Source: an optimization exercise on an open RTL-to-GDS flow (aim: small area, a short achievable clock period and few clock cycles per item). Production flows keep margins and buffers that such runs may drop. Only simulation tests tie the RTL to the original design; equivalence was not proved. Power is estimated from default activity; no workload was simulated.

==> flow/design.v <==
module cache_line #(
    parameter ADDRESS_WORD_SIZE = 32,
    parameter TAG_SIZE = 19,
    parameter WORD_SIZE = 8
)(
    input clk,
    input rst_b,
    input [ADDRESS_WORD_SIZE-1:0] addr,
    input try_read,
    input try_write,
    input cache_write,
    input [WORD_SIZE-1:0] write_data,
    output [WORD_SIZE-1:0] data_out,
    output hit,
    output valid,
    output dirty
);
    wire [TAG_SIZE-1:0] addr_tag;
    assign addr_tag = addr[ADDRESS_WORD_SIZE-1 -: TAG_SIZE];
    wire [TAG_SIZE-1:0] tag_out;
    wire tag_en;
    assign tag_en = cache_write;
    generate
        genvar i;
        for (i = 0; i < TAG_SIZE; i = i + 1) begin : tag_reg
            dff tag_dff (
                .clk(clk),
                .rst_b(rst_b),
                .en(tag_en),
                .d(addr_tag[i]),
                .q(tag_out[i])
            );
        end
    endgenerate
    wire hit_internal;
    wire [WORD_SIZE-1:0] data_out_reg;
    wire data_en = (try_write & hit_internal) | cache_write;
    wire [WORD_SIZE-1:0] data_mux_out;
    assign data_mux_out = cache_write ? write_data : write_data;
    generate
        for (i = 0; i < WORD_SIZE; i = i + 1) begin : data_reg
            dff data_dff (
                .clk(clk),
                .rst_b(rst_b),
                .en(data_en),
                .d(write_data[i]),
                .q(data_out_reg[i])
            );
        end
    endgenerate
    assign data_out = data_out_reg;
    dff valid_dff (
        .clk(clk),
        .rst_b(rst_b),
        .en(cache_write),
        .d(1'b1),
        .q(valid)
    );
    wire dirty_set = try_write & hit_internal;
    wire dirty_clr = cache_write;
    wire dirty_next = dirty_set ? 1'b1 : (dirty_clr ? 1'b0 : dirty);
    dff dirty_dff (
        .clk(clk),
        .rst_b(rst_b),
        .en(dirty_set | dirty_clr),
        .d(dirty_next),
        .q(dirty)
    );
    wire tag_match;
    comparator #(TAG_SIZE) tag_cmp (
        .a(tag_out),
        .b(addr_tag),
        .eq(tag_match)
    );
    assign hit_internal = tag_match & valid;
    assign hit = hit_internal;
endmodule
module dff (
    input clk,
    input rst_b,
    input en,
    input d,
    output reg q
);
    always @(posedge clk or negedge rst_b) begin
        if (!rst_b)
            q <= 0;
        else if (en)
            q <= d;
    end
endmodule
module comparator #(parameter N = 8) (
    input [N-1:0] a,
    input [N-1:0] b,
    output eq
);
    assign eq = (a == b);
endmodule
module four_way_set #(
    parameter ADDRESS_WORD_SIZE = 32,
    parameter TAG_SIZE = 19,
    parameter INDEX_SIZE = 7,
    parameter BLOCK_SIZE = 8,
    parameter WORD_SIZE = 8
) (
    input clk,
    input rst_b,
    input [ADDRESS_WORD_SIZE-1:0] address_word,
    input try_read,
    input try_write,
    input cache_write,
    input [7:0] write_data,
    output [7:0] data,
    output hit_miss,
    output [1:0] hit_index,
    output dirty_out,
    output valid_out
);
    wire [TAG_SIZE-1:0] tag = address_word[ADDRESS_WORD_SIZE-1 -: TAG_SIZE];       
    wire [INDEX_SIZE-1:0]index = address_word[ADDRESS_WORD_SIZE - TAG_SIZE - 1 -: INDEX_SIZE];  
    wire [3:0] hit_vec;
    wire [3:0] valid_vec;
    wire [3:0] dirty_vec;
    wire [7:0] data_vec [3:0];
    reg [1:0] victim;
    always @(posedge clk or negedge rst_b) begin
        if (!rst_b)
            victim <= 2'd0;
        else if (cache_write & ~hit_miss)
            victim <= victim + 2'd1;
    end
    wire [1:0] write_way = hit_miss ? hit_index : victim;
    genvar i;
    generate
        for (i = 0; i < 4; i = i + 1) begin : cache_lines
            cache_line #(
                .ADDRESS_WORD_SIZE(ADDRESS_WORD_SIZE),
                .TAG_SIZE(TAG_SIZE),
                .WORD_SIZE(WORD_SIZE)
            ) line (
                .clk(clk),
                .rst_b(rst_b),
                .addr(address_word),
                .try_read(try_read),
                .try_write(try_write),
                .cache_write(cache_write & (write_way == i)),
                .write_data(write_data),
                .hit(hit_vec[i]),
                .valid(valid_vec[i]),
                .dirty(dirty_vec[i]),
                .data_out(data_vec[i])
            );
        end
    endgenerate
    assign hit_miss = |hit_vec;
    assign hit_index = (hit_vec[0]) ? 2'd0 :
                       (hit_vec[1]) ? 2'd1 :
                       (hit_vec[2]) ? 2'd2 :
                       (hit_vec[3]) ? 2'd3 : 2'd0;
    assign data = data_vec[hit_index];
    assign dirty_out = dirty_vec[hit_index];
    assign valid_out = valid_vec[hit_index];
endmodule
module cache_memory #(
    parameter ADDRESS_WORD_SIZE = 32,
    parameter TAG_SIZE = 19,
    parameter BLOCK_SIZE = 8,
    parameter WORD_SIZE = 8,
    parameter NUMBER_OF_SETS = 128
)(
    input clk,
    input rst_b,
    input [ADDRESS_WORD_SIZE-1:0] addr,
    input try_read,
    input try_write,
    input cache_write,
    input [WORD_SIZE-1:0] write_data,
    output [WORD_SIZE-1:0] data_out,
    output hit,
    output dirty
);
    localparam INDEX_SIZE = $clog2(NUMBER_OF_SETS);
    wire [INDEX_SIZE-1:0] index = addr[ADDRESS_WORD_SIZE - TAG_SIZE - 1 -: INDEX_SIZE];
    wire [WORD_SIZE-1:0] data_out_array [0:NUMBER_OF_SETS-1];
    wire hit_array   [0:NUMBER_OF_SETS-1];
    wire dirty_array [0:NUMBER_OF_SETS-1];
    genvar i;
    generate
        for (i = 0; i < NUMBER_OF_SETS; i = i + 1) begin : sets
            wire active = (index == i);
            four_way_set #(
                .ADDRESS_WORD_SIZE(ADDRESS_WORD_SIZE),
                .TAG_SIZE(TAG_SIZE),
                .INDEX_SIZE(INDEX_SIZE),
                .WORD_SIZE(WORD_SIZE)
            ) set_inst (
                .clk(clk),
                .rst_b(rst_b),
                .address_word(addr),
                .try_read(try_read & active),
                .try_write(try_write & active),
                .cache_write(cache_write & active),
                .write_data(write_data),
                .data(data_out_array[i]),
                .hit_miss(hit_array[i]),
                .dirty_out(dirty_array[i]),
                .valid_out()
            );
        end
    endgenerate
    assign data_out = data_out_array[index];
    assign hit      = hit_array[index];
    assign dirty    = dirty_array[index];
endmodule
module fsm_structural (
    input clk,
    input rst_b,
    input hit,
    input dirty,
    input op_read,
    input op_write,
    output [2:0] current_state,
    output try_read,
    output try_write,
    output mem_read,
    output mem_write,
    output cache_write,
    output ready
);
localparam IDLE        = 3'b000,
           READ_HIT    = 3'b001,
           READ_MISS   = 3'b010,
           WRITE_HIT   = 3'b011,
           WRITE_MISS  = 3'b100,
           EVICT       = 3'b101,
           ALLOCATE    = 3'b110;
wire [2:0] next_state;
wire [7:0] state_decode;
dff_3bit state_reg (
    .clk(clk),
    .rst_b(rst_b),
    .d(next_state),
    .q(current_state)
);
decoder_3x8 decode_state (
    .in(current_state),
    .out(state_decode)
);
next_state_logic logic_unit (
    .current_state(current_state),
    .hit(hit),
    .dirty(dirty),
    .op_read(op_read),
    .op_write(op_write),
    .next_state(next_state)
);
assign try_read    = state_decode[IDLE] & op_read;
assign try_write   = state_decode[IDLE] & op_write;
assign mem_write   = state_decode[EVICT];
assign mem_read    = state_decode[ALLOCATE];
assign cache_write = state_decode[WRITE_HIT] | state_decode[ALLOCATE];
assign ready       = state_decode[READ_HIT] | state_decode[WRITE_HIT] | state_decode[ALLOCATE];
endmodule
module decoder_3x8(
    input [2:0] in,
    output reg [7:0] out
);
    always @(*) begin
        out = 8'b00000000;
        out[in] = 1'b1;
    end
endmodule
module next_state_logic(
    input [2:0] current_state,
    input hit,
    input dirty,
    input op_read,
    input op_write,
    output reg [2:0] next_state
);
    localparam IDLE        = 3'b000,
               READ_HIT    = 3'b001,
               READ_MISS   = 3'b010,
               WRITE_HIT   = 3'b011,
               WRITE_MISS  = 3'b100,
               EVICT       = 3'b101,
               ALLOCATE    = 3'b110;
    always @(*) begin
        case (current_state)
            IDLE: begin
                if (op_read)
                    next_state = hit ? READ_HIT : READ_MISS;
                else if (op_write)
                    next_state = hit ? WRITE_HIT : WRITE_MISS;
                else
                    next_state = IDLE;
            end
            READ_MISS,
            WRITE_MISS: next_state = dirty ? EVICT : ALLOCATE;
            EVICT:      next_state = ALLOCATE;
            READ_HIT,
            WRITE_HIT,
            ALLOCATE:   next_state = IDLE;
            default:    next_state = IDLE;
        endcase
    end
endmodule
module dff_3bit(
    input clk,
    input rst_b,
    input [2:0] d,
    output reg [2:0] q
);
    always @(posedge clk or negedge rst_b) begin
        if (!rst_b)
            q <= 3'b000;
        else
            q <= d;
    end
endmodule
module cache_controller #(
    parameter ADDRESS_WORD_SIZE = 32,
    parameter TAG_SIZE = 19,
    parameter BLOCK_SIZE = 8,
    parameter WORD_SIZE = 8,
    parameter NUMBER_OF_SETS = 128
) (
    input clk,
    input rst_b,
    input opcode,          
    input [7:0]data_in,
    input [ADDRESS_WORD_SIZE-1:0] address,
    output [7:0] data_out,
    output hit,
    output ready
);
    wire dirty;
    wire [2:0] fsm_state;
    wire try_read;
    wire try_write;
    wire mem_read;
    wire mem_write;
    wire cache_write;
    wire [7:0] cache_data;
    fsm_structural fsm (
        .clk(clk),
        .rst_b(rst_b),
        .hit(hit),
        .dirty(dirty),
        .op_read(~opcode),
        .op_write(opcode),
        .current_state(fsm_state),
        .try_read(try_read),
        .try_write(try_write),
        .mem_read(mem_read),
        .mem_write(mem_write),
        .cache_write(cache_write),
        .ready(ready)
    );
    cache_memory #(
        .ADDRESS_WORD_SIZE(ADDRESS_WORD_SIZE),
        .TAG_SIZE(TAG_SIZE),
        .BLOCK_SIZE(BLOCK_SIZE),
        .WORD_SIZE(WORD_SIZE),
        .NUMBER_OF_SETS(NUMBER_OF_SETS)
    ) cache_inst (
        .clk(clk),
        .rst_b(rst_b),
        .addr(address),
        .try_read(try_read),
        .try_write(try_write),
        .cache_write(cache_write),
        .write_data(data_in), 
        .data_out(cache_data),
        .hit(hit),
        .dirty(dirty)
    );
    assign data_out = cache_data;
endmodule
==> flow/run.sh <==
#!/bin/bash
# synth_recipe.tcl (not shown) runs the flow's synth.tcl, then flattens the netlist and writes it again
# the make line also repeats each setting of config.mk as NAME=value (left out here)
make -C /OpenROAD-flow-scripts/flow DESIGN_CONFIG=/design/flow/config.mk WORK_HOME=/design/flow/orfs CLKGATE_MAP_FILE= SYNTH_SCRIPT=/design/flow/synth_recipe.tcl finish
==> flow/config.mk <==
export PLATFORM = sky130hd
export DESIGN_NAME = cache_controller
export DESIGN_NICKNAME = cache_controller
export VERILOG_FILES = /design/flow/design.v
export SDC_FILE = /design/flow/constraint.sdc
export NUM_CORES = 8
export LEC_CHECK = 0
export CAP_MARGIN = 40
export CORE_MARGIN = 2
export CORE_UTILIZATION = 50
export SETUP_SLACK_MARGIN = 1.5
export SLEW_MARGIN = 40
==> flow/constraint.sdc <==
create_clock -name core_clock -period 14.0 [get_ports {clk}]
set_input_delay 2.8000 -clock core_clock [delete_from_list [all_inputs] [get_ports {clk}]]
set_output_delay 2.8000 -clock core_clock [all_outputs]
set_load 0.01 [all_outputs]
==> flow_metrics.tcl <==
set metrics [dict create \
    outcome "complete, no violations" \
    netlist_instances 61050 \
    synth-async-reset-ratio 1.000 \
    gp_congestion 1.133 \
    grt_antenna_before_repair 625 \
    rows 447 \
    min_path_type "register to register" \
    setup_viol 0 \
    yosysMostFrequentCell "dfrtp_1" \
    cp.required_ns 11.20 \
    grt_pass1_vias 490400 \
    die-width_mm 1.221 \
    netlist_top_cells_area "dfrtp_1 (51%), mux2_2 (20%), xor2_1 (6.3%)" \
    p_leak_uw 0.4067 \
    largest_reg_flops 9728 \
    grt_pass1_wl_mm 4281 \
    synth_area_um2 740700 \
    reg_top3 "cache_inst.sets.set_inst.cache_lines.line.tag.tag_dff.q x9728, cache_inst.sets.set_inst.cache_lines.line.data.data_dff.q x4096" \
    relSlewSlack 0.1614 \
    largest_register "cache_inst.sets.set_inst.cache_lines.line.tag.tag_dff.q" \
    num-nets-final 62420 \
    synthAdderAreaFrac 0.0001014 \
    ys_seq_area_frac 0.5104 \
    grt_start_max_net_pins 152 \
    antenna_left 0 \
    maxSlewViolCount 0 \
    ys_types 111 \
    path_cells "buf_16 -> buf_12 -> buf_4 -> buf_12 -> buf_12 -> xor2_1 -> nor4_1 -> nand4_1 -> and2_1 -> and2_1 -> or2_0 -> a2111o_1 -> nor4_2 -> nand4_1 -> or4_4 -> or4_1 -> buf_12 -> clkdlybuf4s50_1" \
    drtIter0Drc 57880 \
    htree_levels 7 \
    viasPerCell 6.241 \
    netlist_top_cells_count "dfrtp_1 (15110), mux2_2 (13310), xor2_1 (5289)" \
    power_density_nw_per_um2 123.2 \
    root_buffer "clkbuf_16" \
    finalSetupTns_ns 0 \
    cts.sinks 15110 \
    critical-path-max-stage-delay_ns 0.72 \
    synth_edf_count 0 \
    crit_family "simple AND/OR/NAND/NOR gates" \
    path_clk_slew_ns 0.06 \
    holdBufCountCts 0 \
    hold_viol_final 0 \
    gr-total-overflow 0 \
    ys.flop_type "dfrtp_1" \
    rsz0062_at_grt "yes" \
    ir_drop_mv 0.1651 \
    dieArea_um2 1491000 \
    crit_top_cell "buf_12" \
    arrival_ns 10.16 \
    syn2layout_area_growth_pct 14.96 \
    yosys_warnings 6 \
    path_class "input pin to output port" \
    synthMuxAreaShare 0.2052 \
    cap_violations 0 \
    avgSynthCellArea_um2 12.13 \
    drive_gt1_frac 0.3452 \
    max_slew.worst_pin.slew_ns 1.258 \
    cts_tree "built" \
    power.total_uw 104900 \
    synth-seq-cells 15110 \
    worst_setup_path_end_kind "output port" \
    crit_buf_inv 7 \
    drc 0 \
    layout_commonest_cell "dfrtp_1" \
    final_cell_mix "dfrtp_1 (15110), mux2_2 (13310), xor2_1 (5289), xnor2_1 (4694), buf_4 (3065)" \
    clock_skew_ns 0.1273 \
    dpl.hpwl_mm 2359 \
]
Testbench counts, summed over its fixed seeds: cycles 151,575, accesses 64,000.
-- cells by family (layout without fill, tap and decap cells) --
group	after synthesis	in the layout
AOI/OAI and AO/OA	5322	5322
xor gates and xnor gates	9983	9983
adders and majority gates	6	6
buffers and inverters	5073	7708
DFF	15110	15110
muxes	13520	13520
other	0	1044
and+or+nand+nor	12040	12040
-- final timing paths --
path                                              end  slack [ns]  depth (start not counted)
setup / recovery                          data_out[2]        1.04                         18
hold / removal                               register        0.46                          1
setup reg to reg                   fsm.state_reg.q[0]        7.04                         14
hold reg to reg                              register        0.46                          1
max in group asynchronous  asynchronous set/reset pin        9.17                          7
min in group asynchronous  asynchronous set/reset pin        1.30                          1
-- stage by stage --
stage               worst slack [ns]  hold WS (ns)  std cells  area, um2
floorplan                      4.177        0.4324      61050     740700
global placement             0.06394        0.4459      79890     779000
CTS                            1.451        0.4630      83310     845800
global route                   1.333        0.4763      83990     850200
finish                         1.037        0.4604      84490     851500
detailed placement            0.3197        0.4489      80050     784700
-- repair_timing --
action                     in CTS  in global routing
cloned                         22                  4
buffers inserted              177                 71
pin swaps                      68                 42
gates resized for setup       322                127
setup endpoints to repair       9                  8
-- power breakdown --
group          leakage (uW)  total [uW]  switching, uW  internal, uW
clock network        0.0282       46400          19100         27200
logic                 0.170       11100           7070          4060
registers             0.208       47400           1560         45900
total                 0.407      105000          27700         77200
-- routing by layer --
metal	track usage	wire length, um	vias up
met4	0.2658	241400	100
met2	0.5816	1304000	23190
met1	0.5678	1322000	278100
met3	0.1261	315300	6127
met5	0.0002857	674	-
li1	-	-	219700
-- final cells by class --
| type | instances | area, um2 |
|---|---|---|
| Antenna cell | 1044 | 2613 |
| Clock buffer | 2600 | 51700 |
| Clock inverter | 461 | 5195 |
| Fill cell | 124700 | 627800 |
| Inverter | 711 | 2676 |
| Multi-Input combinational cell | 40870 | 347000 |
| Sequential cell | 15110 | 378000 |
| Tap cell | 19760 | 24720 |
| Timing Repair Buffer | 3936 | 39510 |
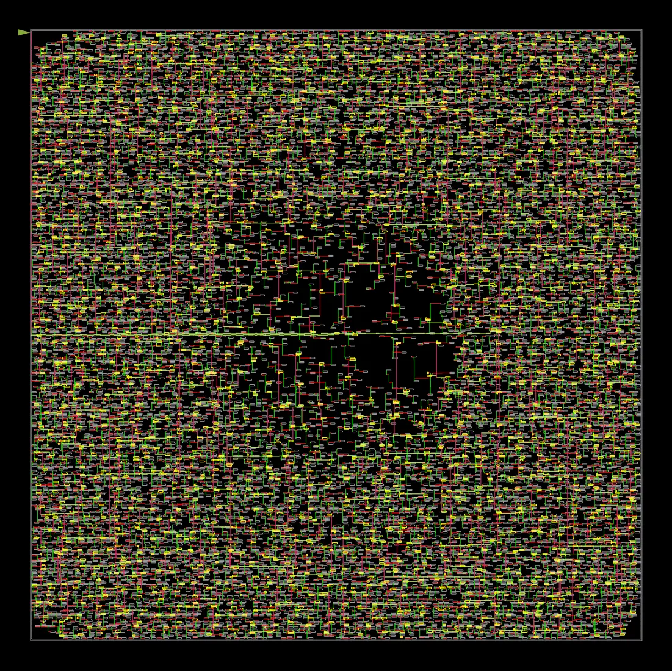
**Above:** the clock network.
clock group power: 46400 uW
clkbuf count: 2600
clock latency on the worst-skew pair: 1.45 ns

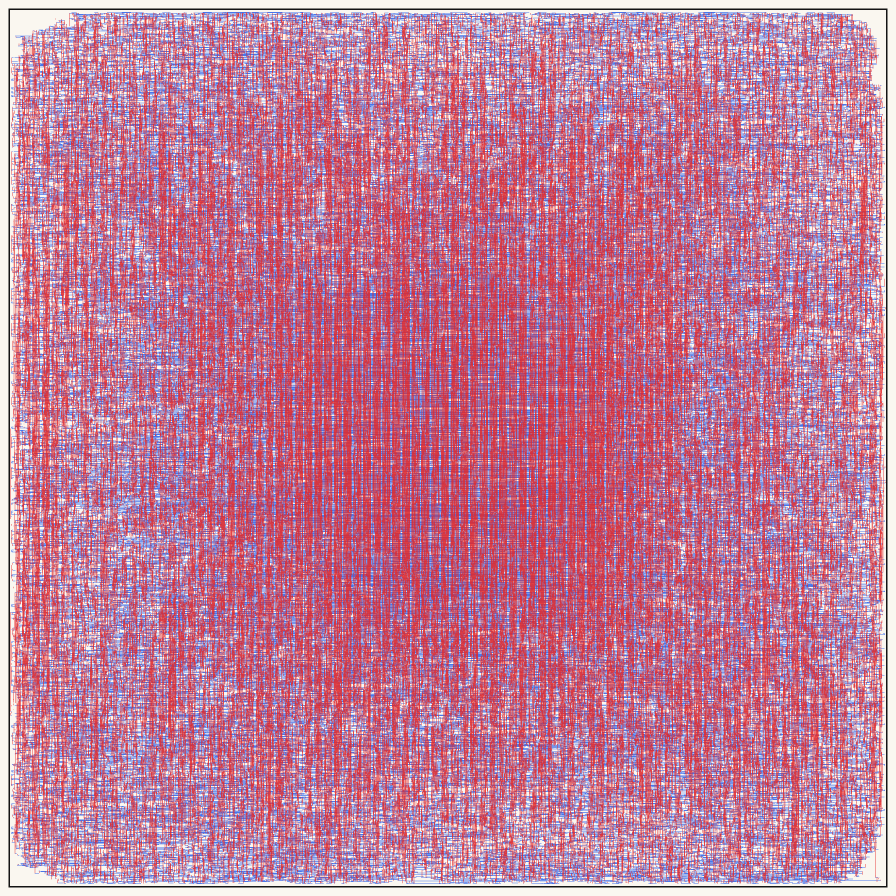
**Above:** routed metal, one color a layer.
Only two layers are drawn.
legend:
  M1:
    color: blue
    wire_length: 1320 mm
  M2:
    color: red
    wire_length: 1300 mm
DR WL/cell: 37.69 um
Vias: 527300
Total Wirelength: 3184 mm
Tot GR Track Use: 0.4179

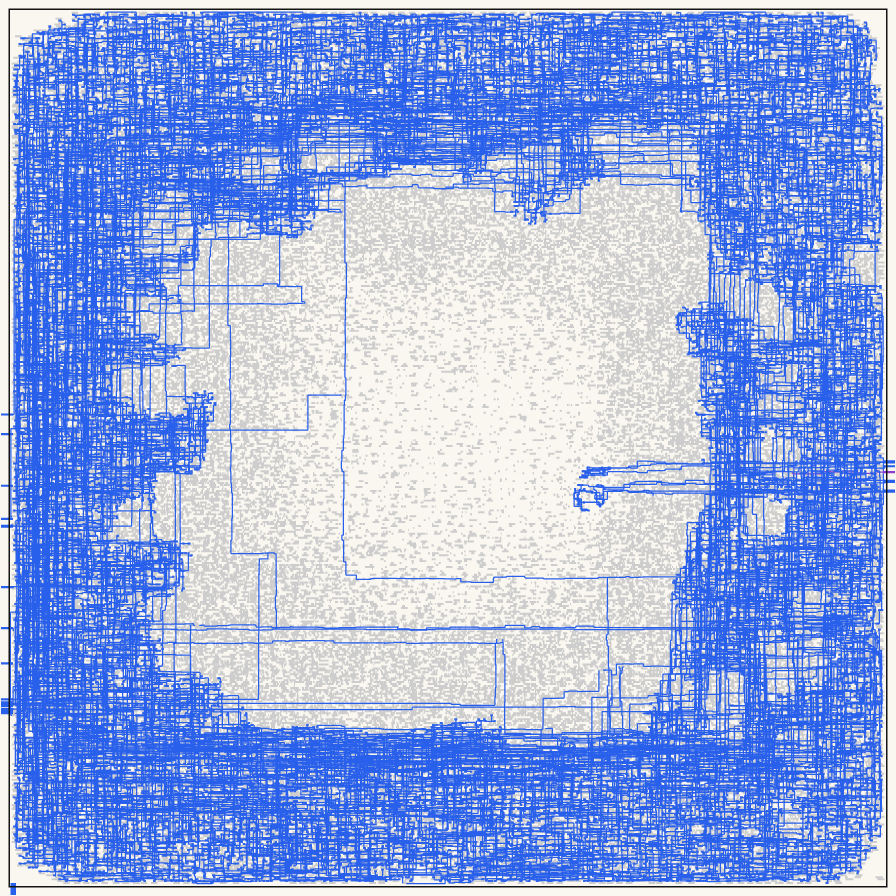
**Above:** nets reached from selected ports.
legend:
  address:
    color: blue
    bits: 32
    direction: input
    edge: 19 left, 7 right, 6 bottom
    end_cells: 19256
    buffers: 1240
    wire: 548 mm
  ready:
    color: purple
    bits: 1
    direction: output
    edge: right
    end_cells: 1
    buffers: 1
    wire: 133 um
IO Port Bufs: 46
I/O Pins: 53

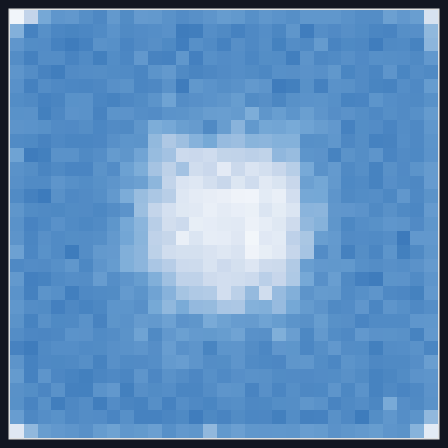
**Above:** cell density map.
The die is cut into 31 by 31 equal tiles; white is low, dark blue is high, 0 to 100% covered.
fullest tile: 70%
emptiest ninth of the die: center
mean over tiles: 55%
Initial Utilization: 0.5007
final core utilization: 0.5756
core area: 1479000 um2

static timing again, ports no longer ideal:
In the flow no input, the clock included, has a driving cell. The finished layout below was timed again as built, in two steps.
Step 1 (the two cells are an assumption about what drives the block):
set clk [get_ports {clk}]
set_driving_cell -lib_cell sky130_fd_sc_hd__clkbuf_16 $clk
set_driving_cell -lib_cell sky130_fd_sc_hd__buf_2 [delete_from_list [all_inputs] $clk]
Step 2 times the ports against the registers' clock, not the clock port: input delays grow and output delays shrink by t, the midpoint of the rising clock arrivals with the driver on.
Slacks: ideal / step 1 / step 2; pairs: ideal / step 1.
t, ns: 1.579
slack for setup (ns): 1.037 / 0.606 / 0.606
latest minus earliest clock arrival (ns): 0.130 / 0.131
slew at the worst register clock pin (ns): 0.07 / 0.07
After both steps setup and hold are still met in this run. The setup slack of this run moves by -0.431 ns with the drivers and by -0.431 ns with both steps.
